From an optimization exercise on the open Yosys and OpenROAD flow, aimed at a short achievable clock period and few clock cycles per item; shortcuts taken in it are not production practice.
RTL that was checked went through simulation tests only; none was proved equivalent to the original.
The series may have gaps, and a smaller design here may also do less where the tests do not look.
For run 5, only the layout was checked, not whether the RTL still works.
Power and IR drop assume default switching activity.

===== flow/constraint.sdc =====
create_clock -name core_clock -period 8.5 [get_ports {clk}]
set_input_delay 1.7000 -clock core_clock [delete_from_list [all_inputs] [get_ports {clk}]]
set_output_delay 1.7000 -clock core_clock [all_outputs]
set_load 0.01 [all_outputs]

===== flow/run.sh =====
#!/bin/bash
# synth_recipe.tcl (not shown) runs the flow's synth.tcl, then flattens the netlist and writes it again
# the make line also repeats each setting of config.mk as NAME=value (left out here)
make -C /OpenROAD-flow-scripts/flow DESIGN_CONFIG=/design/flow/config.mk WORK_HOME=/design/flow/orfs CLKGATE_MAP_FILE= SYNTH_SCRIPT=/design/flow/synth_recipe.tcl finish

===== flow/config.mk =====
export PLATFORM = sky130hd
export DESIGN_NAME = exe
export DESIGN_NICKNAME = exe
export VERILOG_FILES = /design/flow/design.v
export SDC_FILE = /design/flow/constraint.sdc
export NUM_CORES = 8
export LEC_CHECK = 0
export CAP_MARGIN = 20
export CORE_MARGIN = 2
export CORE_UTILIZATION = 40
export SETUP_SLACK_MARGIN = 2.0
export SLEW_MARGIN = 20

===== flow/design.v =====
`timescale 1ns / 1ps
module alu(a,b,aluctrl,o_p,zero,shift_amt,flag,shift_ctrl);
input [31:0] a,b;
input [4:0] shift_amt;
input [3:0] aluctrl;
input shift_ctrl;
output reg [31:0]o_p;
output reg zero;
output reg flag;
always@(*)
begin
flag = 1'b0;
case(aluctrl)
default :begin
o_p = 32'b0;
zero = 1'b0;
end 
4'b0000 : begin
{flag,o_p} = a + b;
zero = (o_p==32'b0);
end
4'b0001 : begin
o_p = a-b;
zero = (o_p==32'b0);
end
4'b0010 : begin
o_p = a & b;
end
4'b0011 : begin
o_p = a | b;
end
4'b0100 : begin
if(shift_ctrl==1'b0)
begin
o_p = ($signed(b)>>>shift_amt);
end
else
begin
o_p = ($signed(b)>>>a);
end
end
4'b0101 : begin
o_p = ~(a | b);
end
4'b0110 : begin 
o_p = a^b;
end
4'b0111 : begin
if(shift_ctrl==1'b0)
begin
o_p = (b<<shift_amt);
end
else
begin
o_p = (b<<a);
end
end 
4'b1000 : begin
if(shift_ctrl==1'b0)
begin
o_p = (b>>shift_amt);
end
else
begin
o_p = (b>>a);
end
end
4'b1001 : begin
o_p = ($signed(a) > $signed(b));
end
4'b1010 : begin
o_p= ($signed(a) < $signed(b));
end
4'b1011 : begin
o_p= (a==b);
end
4'b1100 : begin
o_p= (a!=b);
end
4'b1101 : begin
o_p= (a<b);
end
4'b1110 : begin
o_p= ($signed(a) <= $signed(b));
end
endcase
if(o_p==32'b0)
begin
zero = 1'b1;
end
else
begin
zero=1'b0;
end
end
endmodule
`timescale 1ns / 1ps
module decode(instr,immi,rs,rt,rd,aluselect,regdest,memwrite,regwrite,memtoreg,branch,jump,aluctrl,shift,targ_addr,offset,shift_ctrl,immidiate);
input [31:0] instr;
output reg [31:0] immi;
output reg [4:0] rs,rt,rd;
output  reg [4:0] shift;
output reg  [25:0] targ_addr;
output  reg aluselect,regdest,memwrite,regwrite,memtoreg;
output  reg [3:0] aluctrl;
output  reg branch,jump;
output reg [15:0] offset;
output reg shift_ctrl,immidiate;
always@(instr)
begin
 rs = instr[25:21];
 rt =instr[20:16];
 rd =instr[15:11];
 shift=instr[10:6];
targ_addr=instr[25:0];
immi=32'h0000;
branch = 0;
jump=0;
aluselect=1'b0;
regdest=1'b0;
memwrite=0;
regwrite=0;
memtoreg=1'b0;
aluctrl=4'b0000;
immidiate=0;
shift_ctrl=0;
offset=instr[15:0];
if(instr[15]==1)
begin
 immi={16'hFFFF,instr[15:0]};
end
else if(instr[15]==0)
begin
immi={16'h0000,instr[15:0]};
end
if(instr[31:26]==6'b000000)   
begin
branch = 0;
jump=0;
aluselect=0;
regdest=1;
memwrite=0;
regwrite=1;
memtoreg=0;
if(instr[5:0]==6'b100000)	 
begin
aluctrl=4'b0000;
end
else if(instr[5:0]==6'b100010)  
begin
aluctrl=4'b0001;
end
else if(instr[5:0]==6'b101010)  
begin
aluctrl=4'b1010;
end
else if(instr[5:0]==6'b101011)  
begin
aluctrl=4'b1101;
end
else if(instr[5:0]==6'b100100)	 
begin
aluctrl = 4'b0010;
immidiate=1;
end
else if(instr[5:0]==6'b100101)	 
begin
aluctrl = 4'b0011;
immidiate=1;
end
else if(instr[5:0]==6'b100111)		 
begin
aluctrl = 4'b0101;
end
else if(instr[5:0]==6'b100110)		 
begin
aluctrl = 4'b0110;
immidiate=1;
end
else if(instr[5:0]==6'b000000)		 
begin
if(instr[10:6]==5'b00000)				
begin
shift_ctrl=1'b1;
end
aluctrl = 4'b0111;
end
else if(instr[5:0]==6'b000010)		 
begin
if(instr[10:6]==5'b00000)
begin
shift_ctrl=1'b1;
end
aluctrl = 4'b1000;
end
else if(instr[5:0]==6'b000011)		 
begin
if(instr[10:6]==5'b00000)
begin
shift_ctrl=1'b1;
end
aluctrl = 4'b0100;
end
end
else if (instr[31:26]==6'b001000)   
begin
branch=0;
jump=0;
aluctrl=4'b0000;
aluselect=1;
regdest=0;
memwrite=0;
regwrite=1;
memtoreg=0;
end
else if(instr[31:26]==6'b001100)  
begin
branch=0;
jump=0;
aluctrl=4'b0010;
aluselect=1;
regdest=0;
memwrite=0;
regwrite=1;
memtoreg=0;
immidiate=1;
end
else if(instr[31:26]==6'b001101)  
begin
branch=0;
jump=0;
aluctrl=4'b0011;
aluselect=1;
regdest=0;
memwrite=0;
regwrite=1;
memtoreg=0;
immidiate=1;
end
else if(instr[31:26]==6'b001110)  
begin
branch=0;
jump=0;
aluctrl=4'b0110;
aluselect=1;
regdest=0;
memwrite=0;
regwrite=1;
memtoreg=0;
immidiate=1;
end
else if(instr[31:26]==6'b001010)  
begin
branch=0;
jump=0;
aluctrl=4'b1010;
aluselect=1;
regdest=0;
memwrite=0;
regwrite=1;
memtoreg=0;
end
else if(instr[31:26]==6'b001011)  
begin
branch=0;
jump=0;
aluctrl=4'b1101;
aluselect=1;
regdest=0;
memwrite=0;
regwrite=1;
memtoreg=0;
immidiate=1;
end
else if(instr[31:26]==6'b100011)  
begin
branch=0;
jump=0;
aluctrl=4'b0000;
aluselect=1;
regdest=0;
memwrite=0;
regwrite=1;
memtoreg=1;
end
else if(instr[31:26]==6'b101011)  
begin
branch=0;
jump=0;
aluctrl=4'b0000;
aluselect=1;
regdest=0;
memwrite=1;
regwrite=0;
memtoreg=0;
end
else if(instr[31:26]==6'b000100)  
begin
branch=1;
jump=0;
aluctrl=4'b0001;
aluselect=0;
regdest=0;
memwrite=0;
regwrite=0;
memtoreg=0;
end
else if(instr[31:26]==6'b000101)  
begin
branch=1;
jump=0;
aluctrl=4'b1011;
aluselect=0;
regdest=0;
memwrite=0;
regwrite=0;
memtoreg=0;
end
else if(instr[31:26]==6'b000110)  
begin
branch=1;
jump=0;
aluselect=0;
regdest=0;
memwrite=0;
regwrite=0;
memtoreg=0;
aluctrl=4'b1001;
end
else if(instr[31:26]==6'b000111)  
begin
branch=1;
jump=0;
aluselect=0;
regdest=0;
memwrite=0;
regwrite=0;
memtoreg=0;
aluctrl=4'b1110;
end
else if(instr[31:26]==6'b000010)  
begin
branch=0;
jump=1;
aluctrl=4'b0000;
aluselect=0;
regdest=0;
memwrite=0;
regwrite=0;
memtoreg=0;
end
end
endmodule
`timescale 1ns / 1ps
module exe(clk,rst,o_p,instr,retire,imem_addr,imem_data,dmem_addr,dmem_wdata,dmem_we,dmem_re,dmem_rdata);
input clk;
input rst;
output [31:0] instr;
output retire;
output reg [31:0] o_p;
output [31:0] imem_addr;
input [31:0] imem_data;
output [31:0] dmem_addr;
output [31:0] dmem_wdata;
output dmem_we;
output dmem_re;
input [31:0] dmem_rdata;
  wire branch,jump,flag,zero;
 wire [31:0] immi;
 wire [4:0] rs,rt,rd;
  wire [4:0] shift;
 wire  [25:0] targ_addr;
  wire aluselect,regdest,memwrite,regwrite,memtoreg,shift_ctrl,immidiate;
  wire [3:0] aluctrl;
 wire [15:0] offset;
reg [4:0] Rd;
wire [31:0] A;
wire [31:0] o_p_alu,o_p_mem;
wire [31:0] reg_B;
reg [31:0] B;
reg [31:0] reg_file[1:31];    
reg [31:0] pc;
wire [29:0] PC_add;
wire [29:0] PC_jump;
reg [29:0] PC_1;
reg [29:0] PC_2;
reg [31:0] instr_out;
reg valid;      
assign PC_jump = {pc[31:28],targ_addr[25:0]};
assign PC_add = pc[31:2] + 30'd1;
always@(*)
begin
if(branch == 1'b1 & zero == 1'b1)
begin
PC_1 = PC_add + {{14{offset[15]}},offset[15:0]}-1;
end
else
begin
PC_1 = PC_add;
end
end
always@(*)
begin
if(jump == 1'b1)
begin
PC_2 = PC_jump;
end
else
begin
PC_2 = PC_1;
end
end
always@(posedge clk)
begin
if(rst)
begin
instr_out <= 32'b0;
pc <= 32'b0;
valid <= 1'b0;
end
else
begin
instr_out <= imem_data;
valid <= 1'b1;
pc[31:0] <= {PC_2,{2{1'b0}}};
end
end
assign imem_addr = pc;
assign instr = instr_out;
assign retire = valid & ~rst;
decode modu(instr,immi,rs,rt,rd,aluselect,regdest,memwrite,regwrite,memtoreg,branch,jump,aluctrl,shift,targ_addr,offset,shift_ctrl,immidiate);
assign A = (rs == 5'd0) ? 32'b0 : reg_file[rs];
assign reg_B = (rt == 5'd0) ? 32'b0 : reg_file[rt];
always@(*)
begin
if(regdest==1)
begin
Rd=rd;
end
else
begin
Rd=rt;
end
if(aluselect==1)
begin
if(immidiate==0)
begin
B=immi;
end
else
begin
B={16'b0,offset};
end
end
else
begin
B=reg_B;
end
end
alu g1(A,B,aluctrl,o_p_alu,zero,shift,flag,shift_ctrl);
assign o_p_mem = dmem_rdata;
assign dmem_addr = o_p_alu;
assign dmem_wdata = reg_B;
assign dmem_we = memwrite & ~rst;
assign dmem_re = regwrite & memtoreg & ~rst;
always@(posedge clk)
begin
if(rst)
begin
o_p <= 32'b0;
end
else
begin
if(regwrite==1 && memtoreg==0)
begin
o_p <= o_p_alu;
end
if(regwrite==1 && memtoreg==1)
begin
o_p <= o_p_mem;
end
if(memwrite==1)
begin
o_p <= reg_B;
end
end
end
always@(posedge clk)
begin
if(!rst && regwrite==1 && Rd != 5'd0)
begin
if(memtoreg==0)
reg_file[Rd] <= o_p_alu;
else
reg_file[Rd] <= o_p_mem;
end
end
endmodule

==> impl_results.md, run 1 <==
- Status: no timing/DRC/antenna violations
- Worst Tran Pin Value: 1.353 ns
- GPL Wtd Cong: 1.056
- Highest metal used: met5
- Routed WL: 328,000 µm
- Largest area class, layout: multi-input combinational cells
- Root cell of the clock tree: clkbuf_16
- Area share of fa/ha/maj cells after synthesis: 3.077%
- Most used routing layer: met2
- Tmin final: 8.037 ns
- H-tree levels: 3
- Detail Placement HPWL: 227,600 µm
- Clock buf count: 144
- Post-Synth Simple-Gate Area: 8.647%
- Initial antenna violation count: 16
- Post-synth cell types: 115
- Overall Power: 18.48 mW
- Power of the clock network: 5.41 mW
- Synth area leaders: edfxtp_1, mux4_2, mux2i_1
- DR pass1 iterations: 9
- Largest regs: reg_file (992), instr_out (32), o_p (32)
- Hold_buf cts: 0
- Final Hold Violating Endpoints: 0
- Minimum hold slack: 0.5115 ns
- Final instance area: 83,840 µm²
- Port buffer count: 226
- Clock Latency Late Sink: 0.78 ns
- Combinational family with the most area after synthesis: multiplexers
- Clock Sinks: 1,087
- Gr usage total: 38.56%
- Worst hold endpoint: o_p[17]
- Min-delay src: o_p[17]
- Synth top cells by count: edfxtp_1, mux2i_1, nor2_1, mux4_2, nand2_1
- P_seq: 6.66 mW
- P per Cell Area: 220.4 nW/µm²
- Worst EP required: 6.80 ns
- Main power group: registers
- Worst Reg2Reg Path Length in Cells: 34
- Crit path launch: instr_out[19]
- Commonest non-fill, non-tap cell in the layout: edfxtp_1
- Comb power: 6.41 mW
- Ant diodes: 12
- Gate power share: 34.7%
- Vias in the first global route: 54,012
- Post CTS Setup Buffer Count: 153
- Sum of negative setup slack: 0 ns
- Post-synth ARST share: 0%
- Fillcell total: 13,740
- Multi-In Gates: 3,553
- Initial DRC Count: 8,489
- Area of the mapped netlist: 64,580 µm²
- Clock power frac: 29.3%
- Fin nets: 6,380
- Unrepaired setup endpoints after global routing: true
- Max-slew violation count: 0
- Non-clock buffer share: 13.71%
- Worst hold path type: flip-flop to flip-flop
- Synth Area in Compound Gates: 14.74%
- Switch share: 34.38%
- Crit. path cell count: 26
- DIE WIDTH: 405.8 µm
- WP data arrival: 6.34 ns
- Setup crit end: dmem_addr[28]
- Number of CTS-inserted buffers: 116
- Most common cell in the netlist: edfxtp_1
- Logic inverters: 198
- IO Pins: 229
- Max IR drop VDD: 0.0001806 V
- Most flops, register: reg_file
- Area grow syn2layout: 29.83%
- Global-route wire length before repair: 438,800 µm
- Max Clock Skew: 0.06086 ns
- Initial core utilization: 40.26%
- Largest net degree at the start of global routing: 60
- Post-synth EDFFs: 992
- Ys flop type: edfxtp_1
- Fin worst setup slack: 0.4632 ns
- Gate Count Post-Synth: 5,223
- Leak pwr: 29.59 nW
- Critical path's top delay family: compound AO/OA/AOI/OAI gates
- Max transition margin: 9.484%
Testbench counts for the RTL of run 1, summed over its fixed seeds: cycles 33,831, instrs 33,735.
**Run 1: wires at chosen ports, followed through buffers**

Scale: 1 px per µm.
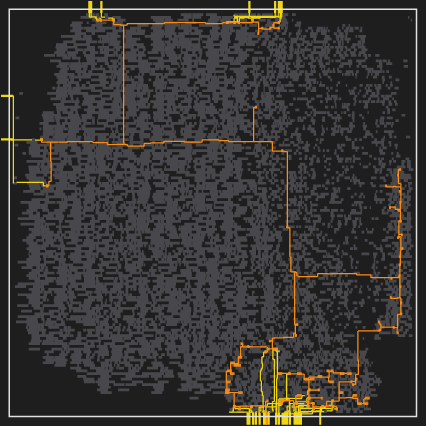
Yellow shows imem_data, direction input, end cells 32, wire 1,140 µm. Orange shows rst, direction input, end cells 101, wire 1,920 µm.

**Run 1: power grid**

Scale: 1 px per µm. Pins as bars on the die edge. Tap cells in grey.
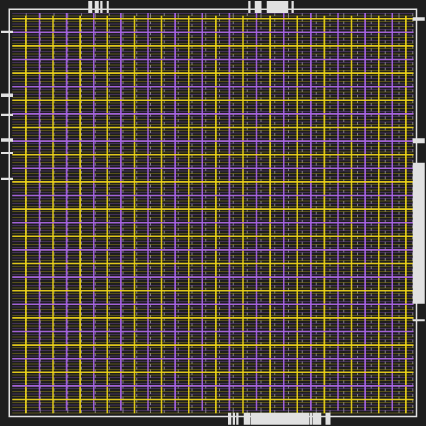
Purple shows VDD. Yellow shows VSS.
The core has 147 rows. 148 met1 rails follow the rows.

**Run 1: signal routing as the flow saved it**

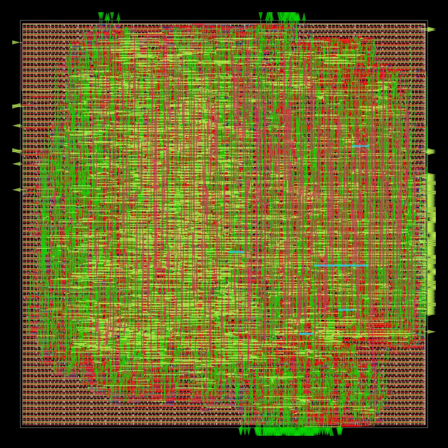
Avg WL per Cell: 38.90 µm
via count: 56,643
met3 WL: 39,650 µm
met2 wire length: 142,700 µm

**Run 1: M1 wires**

Scale: 1 px per µm.
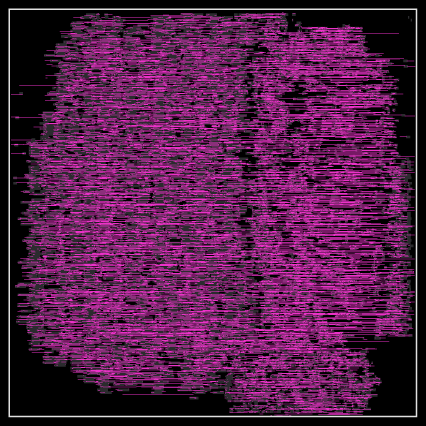
The layer holds 35% of the routed length. The wires run mostly horizontal. The longest straight run is 248 µm.

**Run 1: CTS result over the die**

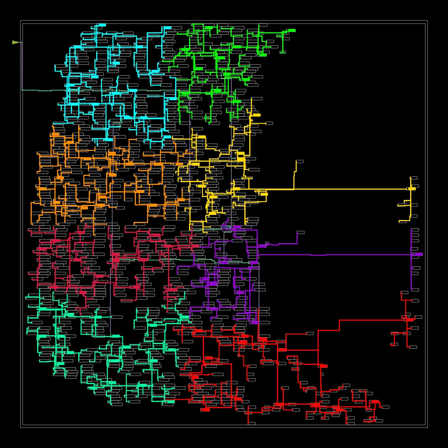

--- run 2 (changed files replaced; the others as in run 1) ---
==> flow/design.v <==
`timescale 1ns / 1ps
module alu(a, b, sh, sh_reg, op_add, op_sub, op_slt, op_sltu, op_and, op_or, op_xor, op_nor,
           op_sll, op_srl, op_sra, y);
input  [31:0] a, b;
input  [4:0]  sh;
input         sh_reg;
input         op_add, op_sub, op_slt, op_sltu, op_and, op_or, op_xor, op_nor;
input         op_sll, op_srl, op_sra;
output [31:0] y;
wire [31:0] sum  = a + b;
wire [32:0] diff = {1'b0, a} - {1'b0, b};
wire        ltu  = diff[32];
wire        lt   = (a[31] ^ b[31]) ? a[31] : diff[31];
wire [4:0]  amt  = sh_reg ? a[4:0] : sh;
wire        big  = sh_reg & (|a[31:5]);
wire [31:0] sll  = big ? 32'h0 : (b << amt);
wire [31:0] srl  = big ? 32'h0 : (b >> amt);
wire signed [31:0] sb = b;
wire [31:0] sra_r = sb >>> amt;
wire [31:0] sra  = big ? {32{b[31]}} : sra_r;
assign y = ({32{op_add}}  & sum)
         | ({32{op_sub}}  & diff[31:0])
         | ({32{op_slt}}  & {31'h0, lt})
         | ({32{op_sltu}} & {31'h0, ltu})
         | ({32{op_and}}  & (a & b))
         | ({32{op_or}}   & (a | b))
         | ({32{op_xor}}  & (a ^ b))
         | ({32{op_nor}}  & ~(a | b))
         | ({32{op_sll}}  & sll)
         | ({32{op_srl}}  & srl)
         | ({32{op_sra}}  & sra);
endmodule
`timescale 1ns / 1ps
module decode(instr, b_imm, imm, wr, dst, ld, st, beq, bne, ble, bgt, jmp,
              op_add, op_sub, op_slt, op_sltu, op_and, op_or, op_xor, op_nor,
              op_sll, op_srl, op_sra, sh_reg);
input  [31:0] instr;
output reg        b_imm;      
output reg [31:0] imm;        
output reg        wr;         
output reg [4:0]  dst;        
output reg        ld, st, beq, bne, ble, bgt, jmp;
output reg        op_add, op_sub, op_slt, op_sltu, op_and, op_or, op_xor, op_nor;
output reg        op_sll, op_srl, op_sra, sh_reg;
wire [5:0] opc = instr[31:26];
wire [5:0] fn  = instr[5:0];
always @(*) begin
  b_imm = 1'b0; imm = {{16{instr[15]}}, instr[15:0]};
  wr = 1'b0; dst = instr[20:16];
  ld = 1'b0; st = 1'b0; beq = 1'b0; bne = 1'b0; ble = 1'b0; bgt = 1'b0; jmp = 1'b0;
  op_add = 1'b0; op_sub = 1'b0; op_slt = 1'b0; op_sltu = 1'b0;
  op_and = 1'b0; op_or = 1'b0; op_xor = 1'b0; op_nor = 1'b0;
  op_sll = 1'b0; op_srl = 1'b0; op_sra = 1'b0;
  sh_reg = (instr[10:6] == 5'd0);
  case (opc)
    6'b000000: begin
      wr = 1'b1; dst = instr[15:11];
      case (fn)
        6'b100010: op_sub = 1'b1;
        6'b101010: op_slt = 1'b1;
        6'b101011: op_sltu = 1'b1;
        6'b100100: op_and = 1'b1;
        6'b100101: op_or = 1'b1;
        6'b100111: op_nor = 1'b1;
        6'b100110: op_xor = 1'b1;
        6'b000000: op_sll = 1'b1;
        6'b000010: op_srl = 1'b1;
        6'b000011: op_sra = 1'b1;
        default:   op_add = 1'b1;
      endcase
    end
    6'b001000: begin wr = 1'b1; b_imm = 1'b1; op_add = 1'b1; end
    6'b001100: begin wr = 1'b1; b_imm = 1'b1; op_and = 1'b1; imm = {16'h0, instr[15:0]}; end
    6'b001101: begin wr = 1'b1; b_imm = 1'b1; op_or  = 1'b1; imm = {16'h0, instr[15:0]}; end
    6'b001110: begin wr = 1'b1; b_imm = 1'b1; op_xor = 1'b1; imm = {16'h0, instr[15:0]}; end
    6'b001010: begin wr = 1'b1; b_imm = 1'b1; op_slt = 1'b1; end
    6'b001011: begin wr = 1'b1; b_imm = 1'b1; op_sltu = 1'b1; imm = {16'h0, instr[15:0]}; end
    6'b100011: begin wr = 1'b1; b_imm = 1'b1; ld = 1'b1; end
    6'b101011: begin b_imm = 1'b1; st = 1'b1; end
    6'b000100: beq = 1'b1;
    6'b000101: bne = 1'b1;
    6'b000110: ble = 1'b1;
    6'b000111: bgt = 1'b1;
    6'b000010: jmp = 1'b1;
    default: ;
  endcase
end
endmodule
`timescale 1ns / 1ps
module exe(clk,rst,o_p,instr,retire,imem_addr,imem_data,dmem_addr,dmem_wdata,dmem_we,dmem_re,dmem_rdata);
input clk;
input rst;
output [31:0] instr;
output retire;
output reg [31:0] o_p;
output [31:0] imem_addr;
input [31:0] imem_data;
output [31:0] dmem_addr;
output [31:0] dmem_wdata;
output dmem_we;
output dmem_re;
input [31:0] dmem_rdata;
reg [31:0] rf [1:31];
reg [29:0] pc_f;
assign imem_addr = {pc_f, 2'b00};
wire [31:0] fi = imem_data;
wire [4:0]  f_rs = fi[25:21];
wire [4:0]  f_rt = fi[20:16];
wire        d_b_imm, d_wr, d_ld, d_st, d_beq, d_bne, d_ble, d_bgt, d_jmp;
wire [31:0] d_imm;
wire [4:0]  d_dst;
wire        d_add, d_sub, d_slt, d_sltu, d_and, d_or, d_xor, d_nor, d_sll, d_srl, d_sra, d_shr;
decode dec(.instr(fi), .b_imm(d_b_imm), .imm(d_imm), .wr(d_wr), .dst(d_dst),
           .ld(d_ld), .st(d_st), .beq(d_beq), .bne(d_bne), .ble(d_ble), .bgt(d_bgt), .jmp(d_jmp),
           .op_add(d_add), .op_sub(d_sub), .op_slt(d_slt), .op_sltu(d_sltu),
           .op_and(d_and), .op_or(d_or), .op_xor(d_xor), .op_nor(d_nor),
           .op_sll(d_sll), .op_srl(d_srl), .op_sra(d_sra), .sh_reg(d_shr));
reg         ld_m, st_m, opw_m, rfw_m, v_m;
reg  [4:0]  dst_m;
reg  [31:0] res_m, addr_m, ir_m;
wire [31:0] m_res = ld_m ? dmem_rdata : res_m;
reg         v_x, rfw_x, opw_x, ld_x, st_x, beq_x, bne_x, ble_x, bgt_x, jmp_x;
reg  [4:0]  dst_x;
reg  [31:0] ir_x, a_x, b_x, t_x;
reg         fa, fb, ft;
reg         add_x, sub_x, slt_x, sltu_x, and_x, or_x, xor_x, nor_x, sll_x, srl_x, sra_x, shr_x;
wire [31:0] rf_a = (f_rs == 5'd0) ? 32'h0 : rf[f_rs];
wire [31:0] rf_t = (f_rt == 5'd0) ? 32'h0 : rf[f_rt];
wire        fwd_ma = rfw_m & (dst_m == f_rs);
wire        fwd_mt = rfw_m & (dst_m == f_rt);
wire [31:0] f_a = fwd_ma ? m_res : rf_a;
wire [31:0] f_t = fwd_mt ? m_res : rf_t;
wire        f_rfw = d_wr & (d_dst != 5'd0);
always @(posedge clk) begin
  ir_x <= fi;
  a_x  <= f_a;
  t_x  <= f_t;
  b_x  <= d_b_imm ? d_imm : f_t;
  dst_x <= d_dst;
  fa <= rfw_x & (dst_x == f_rs);
  ft <= rfw_x & (dst_x == f_rt);
  fb <= rfw_x & (dst_x == f_rt) & ~d_b_imm;
  add_x <= d_add; sub_x <= d_sub; slt_x <= d_slt; sltu_x <= d_sltu;
  and_x <= d_and; or_x <= d_or; xor_x <= d_xor; nor_x <= d_nor;
  sll_x <= d_sll; srl_x <= d_srl; sra_x <= d_sra; shr_x <= d_shr;
  if (rst) begin
    v_x <= 1'b0; rfw_x <= 1'b0; opw_x <= 1'b0; ld_x <= 1'b0; st_x <= 1'b0;
    beq_x <= 1'b0; bne_x <= 1'b0; ble_x <= 1'b0; bgt_x <= 1'b0; jmp_x <= 1'b0;
  end else begin
    v_x <= 1'b1; rfw_x <= f_rfw; opw_x <= d_wr | d_st; ld_x <= d_ld; st_x <= d_st;
    beq_x <= d_beq; bne_x <= d_bne; ble_x <= d_ble; bgt_x <= d_bgt; jmp_x <= d_jmp;
  end
end
wire [31:0] xa = fa ? m_res : a_x;
wire [31:0] xb = fb ? m_res : b_x;
wire [31:0] xt = ft ? m_res : t_x;
wire [31:0] alu_y;
alu g1(.a(xa), .b(xb), .sh(ir_x[10:6]), .sh_reg(shr_x),
       .op_add(add_x), .op_sub(sub_x), .op_slt(slt_x), .op_sltu(sltu_x),
       .op_and(and_x), .op_or(or_x), .op_xor(xor_x), .op_nor(nor_x),
       .op_sll(sll_x), .op_srl(srl_x), .op_sra(sra_x), .y(alu_y));
wire [31:0] x_addr = xa + xb;
wire eq  = (xa == xt);
wire lts = $signed(xa) < $signed(xt);
wire taken = (beq_x & eq) | (bne_x & ~eq) | (ble_x & (lts | eq)) | (bgt_x & ~(lts | eq));
wire [29:0] pc_seq = pc_f + 30'd1;
wire [29:0] pc_br  = pc_f + {{14{ir_x[15]}}, ir_x[15:0]};
wire [29:0] pc_j   = {pc_f[29:26], ir_x[25:0]};
always @(posedge clk) begin
  if (rst) pc_f <= 30'd0;
  else if (jmp_x) pc_f <= pc_j;
  else if (taken) pc_f <= pc_br;
  else pc_f <= pc_seq;
end
always @(posedge clk) begin
  ir_m   <= ir_x;
  dst_m  <= dst_x;
  addr_m <= x_addr;
  res_m  <= st_x ? xt : alu_y;
  if (rst) begin
    v_m <= 1'b0; ld_m <= 1'b0; st_m <= 1'b0; opw_m <= 1'b0; rfw_m <= 1'b0;
  end else begin
    v_m <= v_x; ld_m <= ld_x; st_m <= st_x; opw_m <= opw_x; rfw_m <= rfw_x;
  end
end
assign dmem_addr  = addr_m;
assign dmem_wdata = res_m;
assign dmem_we    = st_m;
assign dmem_re    = ld_m;
assign instr      = ir_m;
assign retire     = v_m & ~rst;
always @(posedge clk) begin
  if (rst) o_p <= 32'h0;
  else if (opw_m) o_p <= m_res;
end
always @(posedge clk) begin
  if (rfw_m & ~rst) rf[dst_m] <= m_res;
end
endmodule
==> flow/config.mk <==
export PLATFORM = sky130hd
export DESIGN_NAME = exe
export DESIGN_NICKNAME = exe
export VERILOG_FILES = /design/flow/design.v
export SDC_FILE = /design/flow/constraint.sdc
export NUM_CORES = 8
export LEC_CHECK = 0
export CAP_MARGIN = 20
export CORE_MARGIN = 2
export CORE_UTILIZATION = 40
export SETUP_SLACK_MARGIN = 5
export SLEW_MARGIN = 20
**Run 2: CTS result over the die**

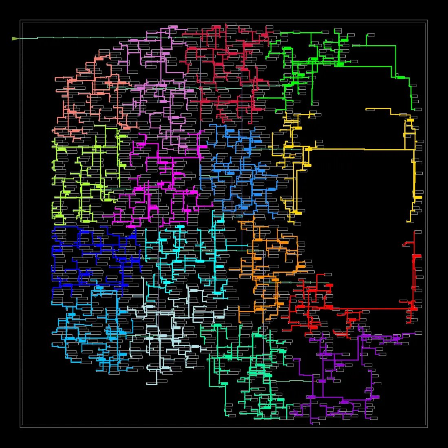
H-tree levels: 4
number of CTS-inserted buffers: 143
root cell of the clock tree: clkbuf_16
Clock Sinks: 1,318
seq_cells: 1,318

**Run 2: power grid**

Scale: 1 px per µm. Pins as bars on the die edge. Tap cells in grey.
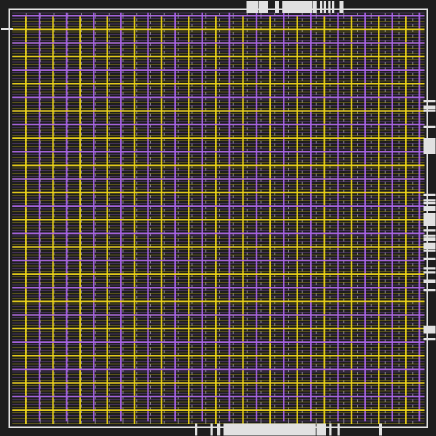
Yellow shows VSS. Purple shows VDD.
2,218 tap cells. 229 signal pins sit on the boundary.
core area: 169,300 µm²
height of the die: 416.5 µm
Max IR drop VDD: 0.0001779 V

==> run 2 against run 1 <==
Effect of this change: wire length down 18%; count of clock-buffer cells in the layout up 40; synthesized cell count fell by 3.5%; cell area up 2.1%; setup slack improved by 1.6 ns; largest power group unchanged; highest routed layer unchanged.
==> impl_results.md, run 2 <==
- Met1 Resource Use GR: 38.50% (was 46.84%)
- Crit. path cell count: 28 (was 26)
- Fin worst setup slack: 2.096 ns (was 0.4632 ns)
- Clock buf count: 184 (was 144)
- Clock power frac: 36.0% (was 29.3%)
- Fin nets: 5,796 (was 6,380)
- Multi-In Gates: 3,210 (was 3,553)
- Most used routing layer: met2 (unchanged)
- Max-slew violation count: 0 (unchanged)
- DR pass1 iterations: 6 (was 9)
- Avg WL per Cell: 33.88 µm (was 38.90 µm)
- Synth area leaders: edfxtp_1, mux4_2, dfxtp_1 (was edfxtp_1, mux4_2, mux2i_1)
- Largest net degree at the start of global routing: 72 (was 60)
- Worst hold endpoint: ir_m[26] (was o_p[17])
- Combinational family with the most area after synthesis: multiplexers (unchanged)
- Worst hold path type: flip-flop to flip-flop (unchanged)
- Power of the clock network: 6.28 mW (was 5.41 mW)
- Logic inverters: 149 (was 198)
- Detail Placement HPWL: 160,200 µm (was 227,600 µm)
- Status: no timing/DRC/antenna violations (unchanged)
- Mux contribution to synthesized area: 23.00% (was 19.17%)
- Area of the mapped netlist: 68,050 µm² (was 64,580 µm²)
- Tmin final: 6.404 ns (was 8.037 ns)
- Flops & latches, synth: 1,318 (was 1,087)
- Sum of negative setup slack: 0 ns (unchanged)
- Post CTS Setup Buffer Count: 274 (was 153)
- Routed WL: 267,900 µm (was 328,000 µm)
- DRC: 0 (unchanged)
- Hold_buf cts: 0 (unchanged)
- Switch share: 28.92% (was 34.38%)
- Worst Reg2Reg Path Length in Cells: 27 (was 34)
- Non-clock buffer share: 8.954% (was 13.71%)
- Met3 WL: 22,620 µm (was 39,650 µm)
- Leak pwr: 30.81 nW (was 29.59 nW)
- Max Clock Skew: 0.03918 ns (was 0.06086 ns)
- Share of cells above drive strength 1: 33.00% (was 34.65%)
- Gr usage total: 30.05% (was 38.56%)
- Area share of fa/ha/maj cells after synthesis: 3.004% (was 3.077%)
- Most flops, register: rf (was reg_file)
- Final setup viols: 0 (unchanged)
- Initial core utilization: 40.20% (was 40.26%)
- Most common cell in the netlist: edfxtp_1 (unchanged)
- Ys flop type: edfxtp_1 (unchanged)
- Main power group: registers (unchanged)
- Final instance area: 85,630 µm² (was 83,840 µm²)
- P per Cell Area: 203.8 nW/µm² (was 220.4 nW/µm²)
- Crit path launch: dmem_rdata[30] (was instr_out[19])
- Highest metal used: met5 (unchanged)
- Setup crit end: pc_f[29] (was dmem_addr[28])
- Post-Synth Simple-Gate Area: 6.564% (was 8.647%)
- Unrepaired setup endpoints after global routing: true (unchanged)
- Vias in the first global route: 49,242 (was 54,012)
- Ant diodes: 5 (was 12)
- Worst EP required: 9.22 ns (was 6.80 ns)
- Overall Power: 17.45 mW (was 18.48 mW)
- Min-delay src: ir_x[26] (was o_p[17])
- DIE WIDTH: 416.5 µm (was 405.8 µm)
- Area after DPL: 73,920 µm² (was 74,160 µm²)
- Fillcell total: 14,223 (was 13,740)
- Commonest non-fill, non-tap cell in the layout: edfxtp_1 (unchanged)
- Post-synth cell types: 95 (was 115)
- Gate Count Post-Synth: 5,039 (was 5,223)
- Minimum hold slack: 0.3243 ns (was 0.5115 ns)
- Via count: 50,497 (was 56,643)
- Post-synth EDFFs: 992 (unchanged)
- Worst Tran Pin Value: 1.090 ns (was 1.353 ns)
- Comb power: 3.95 mW (was 6.41 mW)
- Clock Latency Late Sink: 0.82 ns (was 0.78 ns)
- IO Pins: 229 (unchanged)
- Port buffer count: 226 (unchanged)
- Critical path's top delay family: compound AO/OA/AOI/OAI gates (unchanged)
- Met2 wire length: 128,000 µm (was 142,700 µm)
- WP data arrival: 7.12 ns (was 6.34 ns)
- GPL Wtd Cong: 0.9927 (was 1.056)
- Finished Core Util: 50.59% (was 52.28%)
- Max transition margin: 27.31% (was 9.484%)
Testbench counts for the RTL of run 2, summed over its fixed seeds: cycles 33,927, instrs 33,735.
## Run 3: what changed since run 2
--- a/flow/config.mk
+++ b/flow/config.mk
@@ -5,6 +5,7 @@
 export SDC_FILE = /design/flow/constraint.sdc
 export NUM_CORES = 8
 export LEC_CHECK = 0
+export ABC_CLOCK_PERIOD_IN_PS = 2500
 export CAP_MARGIN = 20
 export CORE_MARGIN = 2
 export CORE_UTILIZATION = 40
**Run 3: M1 wires**

Scale: 1 px per µm.
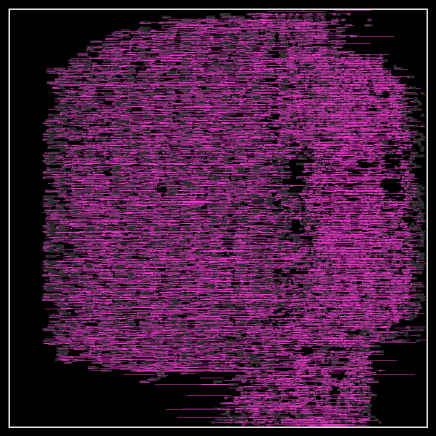
The layer holds 38% of the routed length. The wires run mostly horizontal. The longest straight run is 94.8 µm.
met1 Resource Use GR: 38.50%
Routed WL: 267,900 µm
via count: 50,497

==> run 3 against run 2 <==
Effect of this change: via count unchanged; global-route usage unchanged; worst hold slack did not move; count of clock-buffer cells in the layout did not move; combinational power hardly changed; clock power barely moved; first-iteration DRC count stayed put; setup slack unchanged; sequential share of layout area did not move; critical path depth is the same; largest cell class unchanged; highest routed layer unchanged.
==> impl_results.md, run 3 <==
- Final instance area: 85,630 µm² (unchanged)
- Synth area leaders: edfxtp_1, mux4_2, dfxtp_1 (unchanged)
- Most common cell in the netlist: edfxtp_1 (unchanged)
- IO Pins: 229 (unchanged)
- Hold_buf cts: 0 (unchanged)
- Gate Count Post-Synth: 5,039 (unchanged)
- DR pass1 iterations: 6 (unchanged)
- Largest net degree at the start of global routing: 72 (unchanged)
- H-tree levels: 4 (unchanged)
- Status: no timing/DRC/antenna violations (unchanged)
- Share of cells above drive strength 1: 33.00% (unchanged)
- Setup crit end: pc_f[29] (unchanged)
- Most flops, register: rf (unchanged)
- Non-clock buffer share: 8.954% (unchanged)
- GPL Wtd Cong: 0.9927 (unchanged)
- Clock power frac: 36.0% (about the same)
- Number of CTS-inserted buffers: 143 (unchanged)
- Critical path's top delay family: compound AO/OA/AOI/OAI gates (unchanged)
- Met2 wire length: 128,000 µm (unchanged)
- Highest metal used: met5 (unchanged)
- Core area: 169,300 µm² (unchanged)
- Gate power share: 22.6% (about the same)
- Root cell of the clock tree: clkbuf_16 (unchanged)
- Comb power: 3.95 mW (about the same)
- Minimum hold slack: 0.3243 ns (unchanged)
- Finished Core Util: 50.59% (unchanged)
- Initial antenna violation count: 14 (unchanged)
- Unrepaired setup endpoints after global routing: true (unchanged)
- Switch share: 28.92% (unchanged)
- Commonest non-fill, non-tap cell in the layout: edfxtp_1 (unchanged)
- DIE WIDTH: 416.5 µm (unchanged)
- Post-synth EDFFs: 992 (unchanged)
- Area grow syn2layout: 25.83% (unchanged)
- Post-synth ARST share: 0% (unchanged)
- Most used routing layer: met2 (unchanged)
- Worst Reg2Reg Path Length in Cells: 27 (unchanged)
- Ant diodes: 5 (unchanged)
- Max transition margin: 27.31% (unchanged)
- Power of the clock network: 6.28 mW (about the same)
- Multi-In Gates: 3,210 (unchanged)
- Fillcell total: 14,223 (unchanged)
- Leak pwr: 30.81 nW (unchanged)
- Fin worst setup slack: 2.096 ns (unchanged)
- Post-synth cell types: 95 (unchanged)
- Area after DPL: 73,920 µm² (unchanged)
- P_seq: 7.23 mW (about the same)
- Height of the die: 416.5 µm (unchanged)
- WP data arrival: 7.12 ns (about the same)
**Run 3: signal routing as the flow saved it**

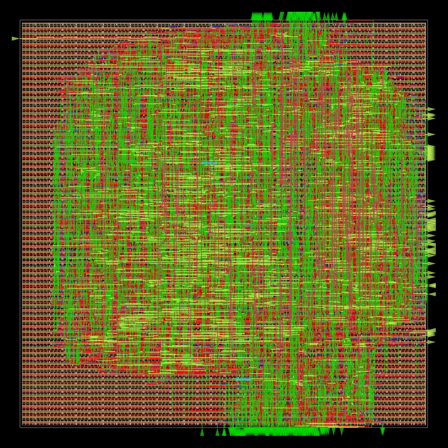
WL met1: 101,500 µm
Avg WL per Cell: 33.88 µm
met3 WL: 22,620 µm

**Run 3: wires at chosen ports, followed through buffers**

Scale: 1 px per µm.
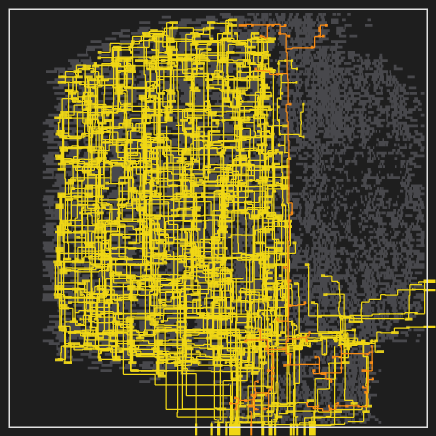

## Run 4: what changed since run 3
==> flow/config.mk (replaced) <==
export PLATFORM = sky130hd
export DESIGN_NAME = exe
export DESIGN_NICKNAME = exe
export VERILOG_FILES = /design/flow/design.v
export SDC_FILE = /design/flow/constraint.sdc
export NUM_CORES = 8
export LEC_CHECK = 0
export CAP_MARGIN = 20
export CORE_MARGIN = 2
export CORE_UTILIZATION = 40
export SETUP_SLACK_MARGIN = 2.0
export SLEW_MARGIN = 20
**Run 4: wires at chosen ports, followed through buffers**

Scale: 1 px per µm.
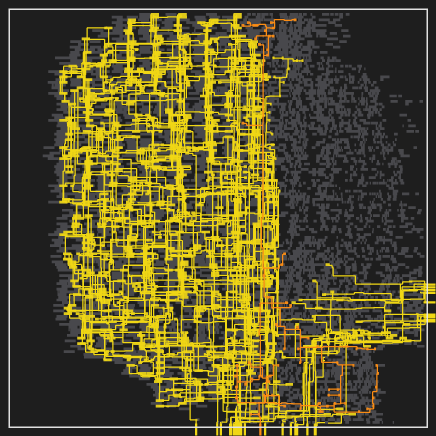
Orange shows rst, direction input, end cells 73, wire 1,370 µm. Yellow shows imem_data, direction input, end cells 1,079, wire 34.0 mm.

**Run 4: signal routing as the flow saved it**

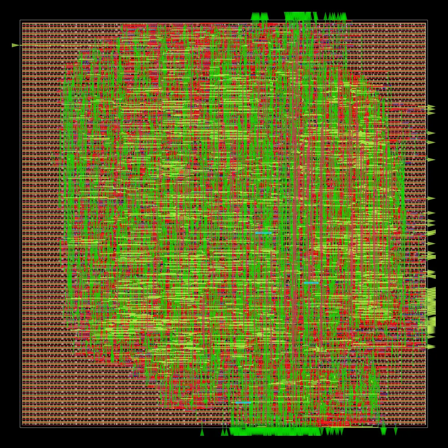
highest metal used: met5
WL met1: 95,730 µm
via count: 48,578
gr usage total: 28.00%

==> run 4 against run 3 <==
Effect of this change: first-iteration DRC count is 9.7% lower; non-clock buffer count is 201 lower; clock power is 2% lower; maximum frequency is 0.28% higher; sequential power hardly changed; flip-flop and latch count stayed put; highest routed layer unchanged.
==> impl_results.md, run 4 <==
- Post-synthesis sequential area ratio: 53.36% (unchanged)
- Initial antenna violation count: 14 (unchanged)
- Finished Core Util: 47.29% (was 50.59%)
- Post CTS Setup Buffer Count: 61 (was 274)
- Ant diodes: 7 (was 5)
- Tmin final: 6.386 ns (was 6.404 ns)
- Crit. path cell count: 27 (was 28)
- Root cell of the clock tree: clkbuf_16 (unchanged)
- Multi-In Gates: 3,207 (was 3,210)
- Mux contribution to synthesized area: 23.00% (unchanged)
- Avg WL per Cell: 32.23 µm (was 33.88 µm)
- Non-clk bufs: 546 (was 747)
- Most common cell in the netlist: edfxtp_1 (unchanged)
- Synth top cells by count: edfxtp_1, mux4_2, nor2_1, mux2i_1, dfxtp_1 (unchanged)
- Worst Tran Pin Value: 1.101 ns (was 1.090 ns)
- Hold_buf cts: 0 (unchanged)
- Met3 Use GR: 5.108% (was 5.171%)
- Most flops, register: rf (unchanged)
- Fin worst setup slack: 2.114 ns (was 2.096 ns)
- Number of CTS-inserted buffers: 141 (was 143)
- Crit path launch: dmem_rdata[11] (was dmem_rdata[30])
- Placed insts: 7,320 (was 7,279)
- GPL Wtd Cong: 1.012 (was 0.9927)
- Global-route wire length before repair: 349,300 µm (was 371,600 µm)
- Main power group: registers (unchanged)
- Switch share: 28.63% (was 28.92%)
- Unrepaired setup endpoints after global routing: true (unchanged)
- P_seq: 7.23 mW (about the same)
- Max IR drop VDD: 0.0002016 V (was 0.0001779 V)
- Sum of negative setup slack: 0 ns (unchanged)
- WP data arrival: 7.13 ns (was 7.12 ns)
- DR pass1 iterations: 7 (was 6)
- Commonest non-fill, non-tap cell in the layout: edfxtp_1 (unchanged)
- CP Launch Type: primary input (unchanged)
- Synth area leaders: edfxtp_1, mux4_2, dfxtp_1 (unchanged)
- Setup crit end: pc_f[28] (was pc_f[29])
- Non-clock buffer share: 6.156% (was 8.954%)
- Routed WL: 248,300 µm (was 267,900 µm)
- Final setup viols: 0 (unchanged)
- Height of the die: 416.5 µm (unchanged)
- H-tree levels: 4 (unchanged)
- Initial core utilization: 40.20% (unchanged)
- Share of cells above drive strength 1: 23.90% (was 33.00%)
- Final instance area: 80,060 µm² (was 85,630 µm²)
- Power of the clock network: 6.15 mW (was 6.28 mW)
- Critical path's top delay family: compound AO/OA/AOI/OAI gates (unchanged)
- Clock power frac: 37.0% (was 36.0%)
- Worst hold endpoint: ir_m[28] (was ir_m[26])
- Initial DRC Count: 5,808 (was 6,432)
- DRT antenna net count: 0 (unchanged)
- Most used routing layer: met2 (unchanged)
- Overall Power: 16.63 mW (was 17.45 mW)
- Area of the mapped netlist: 68,050 µm² (unchanged)
- Seq_cells: 1,318 (unchanged)
- Gate Count Post-Synth: 5,039 (unchanged)
- Worst EP required: 9.24 ns (was 9.22 ns)
- Gate power share: 19.5% (was 22.6%)
- Critical Path Max Stage Delay: 0.51 ns (was 0.48 ns)
- Minimum hold slack: 0.3267 ns (was 0.3243 ns)
- Met2 usage: 45.86% (was 49.22%)
- Worst hold path type: flip-flop to flip-flop (unchanged)
- Comb power: 3.25 mW (was 3.95 mW)
- Logic inverters: 149 (unchanged)
- Final Hold Violating Endpoints: 0 (unchanged)
- Post-synth ARST share: 0% (unchanged)
- Area of the multi-input gates: 30,910 µm² (was 33,570 µm²)
- Met1 Resource Use GR: 36.27% (was 38.50%)
- Max transition margin: 26.31% (was 27.31%)
- Ys flop type: edfxtp_1 (unchanged)
- Area after DPL: 73,630 µm² (was 73,920 µm²)
- Core area: 169,300 µm² (unchanged)
- P per Cell Area: 207.7 nW/µm² (was 203.8 nW/µm²)
- PostCTS Resize Cnt: 98 (was 769)
- Met2 wire length: 118,900 µm (was 128,000 µm)
- Clock Latency Late Sink: 0.84 ns (was 0.82 ns)
- Vias in the first global route: 46,949 (was 49,242)
- Post-synth cell types: 95 (unchanged)
- Area grow syn2layout: 17.64% (was 25.83%)
- Synth Area in Compound Gates: 9.783% (unchanged)
- DRC: 0 (unchanged)
- Post-synth EDFFs: 992 (unchanged)
- Max Clock Skew: 0.04465 ns (was 0.03918 ns)
- Combinational family with the most area after synthesis: multiplexers (unchanged)
- Status: no timing/DRC/antenna violations (unchanged)
- Post-Synth Simple-Gate Area: 6.564% (unchanged)
- Port buffer count: 226 (unchanged)
- Leak pwr: 28.59 nW (was 30.81 nW)
- Min-delay src: ir_x[28] (was ir_x[26])
- DIE WIDTH: 416.5 µm (unchanged)
- Worst Reg2Reg Path Length in Cells: 27 (unchanged)
- Fin nets: 5,590 (was 5,796)
- Area share of fa/ha/maj cells after synthesis: 3.004% (unchanged)
- Flops & latches, synth: 1,318 (unchanged)
- Largest area class, layout: registers (unchanged)
- Detail Placement HPWL: 162,600 µm (was 160,200 µm)
- Max-slew violation count: 0 (unchanged)
- Met3 WL: 20,830 µm (was 22,620 µm)
- Fillcell total: 14,666 (was 14,223)
- Max Freq: 156.6 MHz (was 156.2 MHz)
- Clock Sinks: 1,318 (unchanged)
- Clock buf count: 177 (was 184)
- IO Pins: 229 (unchanged)
- Largest net degree at the start of global routing: 123 (was 72)
**Run 4: CTS result over the die**

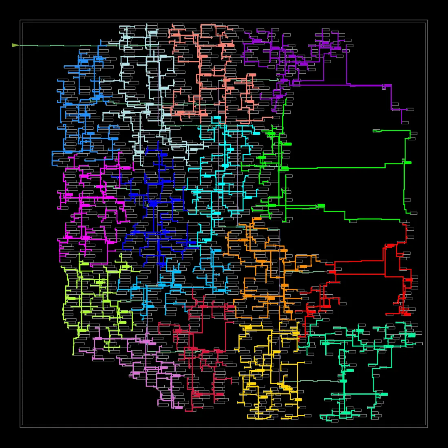

## Run 5: what changed since run 4
--- a/flow/design.v
+++ b/flow/design.v
@@ -101,7 +101,10 @@
 output dmem_re;
 input [31:0] dmem_rdata;
 reg [31:0] rf [1:31];
-reg [29:0] pc_f;
+reg [29:0] pc_seq, pc_br;
+reg [25:0] pc_j;
+reg        sel_br, sel_j;
+wire [29:0] pc_f = sel_br ? pc_br : sel_j ? {pc_seq[29:26], pc_j} : pc_seq;
 assign imem_addr = {pc_f, 2'b00};
 wire [31:0] fi = imem_data;
 wire [4:0]  f_rs = fi[25:21];
@@ -122,7 +125,7 @@
 reg         v_x, rfw_x, opw_x, ld_x, st_x, beq_x, bne_x, ble_x, bgt_x, jmp_x;
 reg  [4:0]  dst_x;
 reg  [31:0] ir_x, a_x, b_x, t_x;
-reg         fa, fb, ft;
+reg         fa_r, fa_l, fb_r, fb_l, ft_r, ft_l;
 reg         add_x, sub_x, slt_x, sltu_x, and_x, or_x, xor_x, nor_x, sll_x, srl_x, sra_x, shr_x;
 wire [31:0] rf_a = (f_rs == 5'd0) ? 32'h0 : rf[f_rs];
 wire [31:0] rf_t = (f_rt == 5'd0) ? 32'h0 : rf[f_rt];
@@ -131,15 +134,20 @@
 wire [31:0] f_a = fwd_ma ? m_res : rf_a;
 wire [31:0] f_t = fwd_mt ? m_res : rf_t;
 wire        f_rfw = d_wr & (d_dst != 5'd0);
+wire        hit_a = rfw_x & (dst_x == f_rs);
+wire        hit_t = rfw_x & (dst_x == f_rt);
 always @(posedge clk) begin
   ir_x <= fi;
   a_x  <= f_a;
   t_x  <= f_t;
   b_x  <= d_b_imm ? d_imm : f_t;
   dst_x <= d_dst;
-  fa <= rfw_x & (dst_x == f_rs);
-  ft <= rfw_x & (dst_x == f_rt);
-  fb <= rfw_x & (dst_x == f_rt) & ~d_b_imm;
+  fa_r <= hit_a & ~ld_x;
+  fa_l <= hit_a & ld_x;
+  ft_r <= hit_t & ~ld_x;
+  ft_l <= hit_t & ld_x;
+  fb_r <= hit_t & ~ld_x & ~d_b_imm;
+  fb_l <= hit_t & ld_x & ~d_b_imm;
   add_x <= d_add; sub_x <= d_sub; slt_x <= d_slt; sltu_x <= d_sltu;
   and_x <= d_and; or_x <= d_or; xor_x <= d_xor; nor_x <= d_nor;
   sll_x <= d_sll; srl_x <= d_srl; sra_x <= d_sra; shr_x <= d_shr;
@@ -151,9 +159,12 @@
     beq_x <= d_beq; bne_x <= d_bne; ble_x <= d_ble; bgt_x <= d_bgt; jmp_x <= d_jmp;
   end
 end
-wire [31:0] xa = fa ? m_res : a_x;
-wire [31:0] xb = fb ? m_res : b_x;
-wire [31:0] xt = ft ? m_res : t_x;
+wire [31:0] xa_r = fa_r ? res_m : a_x;
+wire [31:0] xb_r = fb_r ? res_m : b_x;
+wire [31:0] xt_r = ft_r ? res_m : t_x;
+wire [31:0] xa = fa_l ? dmem_rdata : xa_r;
+wire [31:0] xb = fb_l ? dmem_rdata : xb_r;
+wire [31:0] xt = ft_l ? dmem_rdata : xt_r;
 wire [31:0] alu_y;
 alu g1(.a(xa), .b(xb), .sh(ir_x[10:6]), .sh_reg(shr_x),
        .op_add(add_x), .op_sub(sub_x), .op_slt(slt_x), .op_sltu(sltu_x),
@@ -163,14 +174,14 @@
 wire eq  = (xa == xt);
 wire lts = $signed(xa) < $signed(xt);
 wire taken = (beq_x & eq) | (bne_x & ~eq) | (ble_x & (lts | eq)) | (bgt_x & ~(lts | eq));
-wire [29:0] pc_seq = pc_f + 30'd1;
-wire [29:0] pc_br  = pc_f + {{14{ir_x[15]}}, ir_x[15:0]};
-wire [29:0] pc_j   = {pc_f[29:26], ir_x[25:0]};
-always @(posedge clk) begin
-  if (rst) pc_f <= 30'd0;
-  else if (jmp_x) pc_f <= pc_j;
-  else if (taken) pc_f <= pc_br;
-  else pc_f <= pc_seq;
+always @(posedge clk) begin
+  pc_br <= pc_f + {{14{ir_x[15]}}, ir_x[15:0]};
+  pc_j  <= ir_x[25:0];
+  if (rst) begin
+    pc_seq <= 30'd0; sel_br <= 1'b0; sel_j <= 1'b0;
+  end else begin
+    pc_seq <= pc_f + 30'd1; sel_br <= taken; sel_j <= jmp_x;
+  end
 end
 always @(posedge clk) begin
   ir_m   <= ir_x;
@@ -189,11 +200,12 @@
 assign dmem_re    = ld_m;
 assign instr      = ir_m;
 assign retire     = v_m & ~rst;
+wire [31:0] wb = ld_m ? dmem_rdata : res_m;
 always @(posedge clk) begin
   if (rst) o_p <= 32'h0;
-  else if (opw_m) o_p <= m_res;
-end
-always @(posedge clk) begin
-  if (rfw_m & ~rst) rf[dst_m] <= m_res;
+  else if (opw_m) o_p <= wb;
+end
+always @(posedge clk) begin
+  if (rfw_m & ~rst) rf[dst_m] <= wb;
 end
 endmodule
==> flow/flow/run.sh (new file) <==
#!/bin/bash
# Own layout flow: the ORFS flow with these changes:
#  - synthesis leaves adders to ABC (no fixed full/half-adder cells) and gives ABC a tight
#    delay target; registers are the same as in the standard synthesis;
#  - port buffers are plain buffers, and the resizer may swap any cell footprint;
# Each tool's output is kept in the ORFS log folder (orfs/logs) and in make_*.log here.
set -euo pipefail
W=$PWD
source "$W/flow/knobs.sh"
make -C "$FLOW_HOME" DESIGN_CONFIG="$W/config.mk" WORK_HOME="$W/orfs" CLKGATE_MAP_FILE= \
  SYNTH_SCRIPT="$W/synth_recipe.tcl" "${KNOBS[@]}" finish > "$W/make_finish.log" 2>&1
R="$W/orfs/results/$FLOW_PLATFORM/exe/base"
: # left out here: write the final layout as DEF
==> flow/flow/knobs.sh (new file) <==
KNOBS=(
  ADDER_MAP_FILE=
  MATCH_CELL_FOOTPRINT=0
  "BUFFER_PORTS_ARGS=-buffer_cell sky130_fd_sc_hd__buf_4"
)
==> flow/standard.sh (new file) <==
#!/bin/bash
# synth_recipe.tcl (not shown) runs the flow's synth.tcl, then flattens the netlist and writes it again
# the make line also repeats each setting of config.mk as NAME=value (left out here)
make -C /OpenROAD-flow-scripts/flow DESIGN_CONFIG=/design/flow/config.mk WORK_HOME=/design/flow/orfs CLKGATE_MAP_FILE= SYNTH_SCRIPT=/design/flow/synth_recipe.tcl "${@:-finish}"
--- a/flow/config.mk
+++ b/flow/config.mk
@@ -5,8 +5,9 @@
 export SDC_FILE = /design/flow/constraint.sdc
 export NUM_CORES = 8
 export LEC_CHECK = 0
+export ABC_CLOCK_PERIOD_IN_PS = 2000
 export CAP_MARGIN = 20
 export CORE_MARGIN = 2
 export CORE_UTILIZATION = 40
-export SETUP_SLACK_MARGIN = 2.0
+export SETUP_SLACK_MARGIN = 4.9
 export SLEW_MARGIN = 20
removed: flow/run.sh
**Run 5: CTS result over the die**

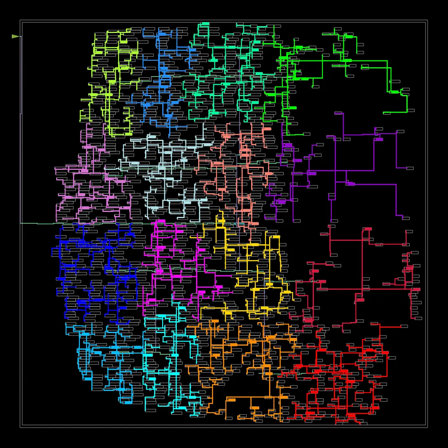
seq_cells: 1,353
Clock Sinks: 1,353

==> run 5 against run 4 <==
Effect of this change: register-to-register slack better by 2.2 ns; count of clock-buffer cells in the layout is 17 higher; die area up 2.3%; cell area grew 8.8%; core utilization rose by 2.9 points; flip-flop and latch count rose by 35; global-route usage increased by 2.0 points; critical endpoint is now res_m[30]; largest cell class unchanged.
==> impl_results.md, run 5 <==
- Max Freq: 248.3 MHz (was 156.6 MHz)
- WP data arrival: 4.76 ns (was 7.13 ns)
- DR pass1 iterations: 8 (was 7)
- Area of the multi-input gates: 34,340 µm² (was 30,910 µm²)
- Status: no timing/DRC/antenna violations (unchanged)
- Most common cell in the netlist: edfxtp_1 (unchanged)
- Finished Core Util: 50.23% (was 47.29%)
- Multi-In Gates: 3,551 (was 3,207)
- Met2 wire length: 128,800 µm (was 118,900 µm)
- Clock buf count: 194 (was 177)
- P_seq: 7.65 mW (was 7.23 mW)
- Synth area leaders: edfxtp_1, mux4_2, dfxtp_1 (unchanged)
- Crit. path cell count: 17 (was 27)
- Logic inverters: 72 (was 149)
- CP Launch Type: primary input (unchanged)
- P per Cell Area: 208.6 nW/µm² (was 207.7 nW/µm²)
- Clock Latency Late Sink: 0.83 ns (was 0.84 ns)
- Core area: 173,400 µm² (was 169,300 µm²)
- Combinational family with the most area after synthesis: multiplexers (unchanged)
- Vias in the first global route: 51,870 (was 46,949)
- Worst hold path type: flip-flop to flip-flop (unchanged)
- Main power group: registers (unchanged)
- Initial DRC Count: 6,943 (was 5,808)
- Most used routing layer: met2 (unchanged)
- DIE WIDTH: 421.2 µm (was 416.5 µm)
- Post-synth ARST share: 0% (unchanged)
- Share of cells above drive strength 1: 35.34% (was 23.90%)
- Largest area class, layout: registers (unchanged)
- Initial antenna violation count: 10 (was 14)
- Switch share: 29.74% (was 28.63%)
- Final Hold Violating Endpoints: 0 (unchanged)
- Gate Count Post-Synth: 5,371 (was 5,039)
- Most flops, register: rf (unchanged)
- Global-route wire length before repair: 383,600 µm (was 349,300 µm)
- Leak pwr: 30.14 nW (was 28.59 nW)
- Area grow syn2layout: 25.11% (was 17.64%)
- Highest metal used: met5 (unchanged)
- Area after DPL: 74,520 µm² (was 73,630 µm²)
- Synth Area in Compound Gates: 10.89% (was 9.783%)
- Met3 Use GR: 5.974% (was 5.108%)
- Critical path's top delay family: compound AO/OA/AOI/OAI gates (unchanged)
**Run 5: M1 wires**

Scale: 1 px per µm.
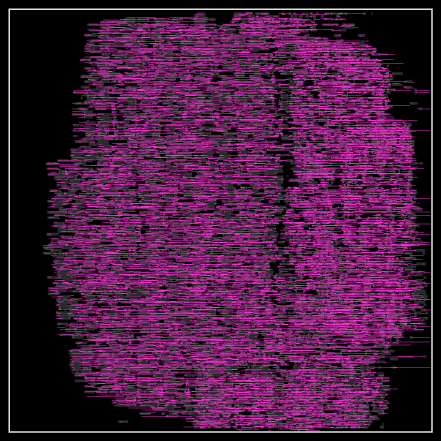
The wires run mostly horizontal. The layer carries 105 mm of wire. 5,701 nets have wire on it.
via count: 53,421
Routed WL: 276,400 µm
met1 Resource Use GR: 38.22%

-- afterwards: timing with drivers on the ports --
The flow's constraints put no driver on any port. The routed layouts listed below were extracted and timed again, unchanged, in two steps. Step 1, drivers: a clkbuf_16 drives clk and a buf_2 each remaining input, both assumed. Step 2 times the ports against the registers' clock, not the clock port: input delays grow and output delays shrink by t, the midpoint of the rising clock arrivals with the driver on. Three values: ideal ports, drivers, drivers and shift; two values: the first two.
| run | t, ns | setup WS [ns] | worst setup path at the end | worst slew at a driven data input, ns |
|---|---|---|---|---|
| run 1 | 0.838 | 0.463 / 0.375 / 0.993 | register to register | 0.15 |
| run 2 | 0.891 | 2.096 / 2.155 / 1.264 | input to register | 0.32 |
| run 3 | 0.891 | 2.096 / 2.155 / 1.264 | input to register | 0.32 |
| run 4 | 0.903 | 2.114 / 2.181 / 1.277 | input to register | 0.09 |
| run 5 | 0.889 | 4.473 / 4.498 / 3.608 | input to register | 0.32 |
After both steps setup and hold are still met in every run listed. For run 5, which loses most, drivers alone change the setup slack by +0.025 ns; drivers and shift together by -0.865 ns.
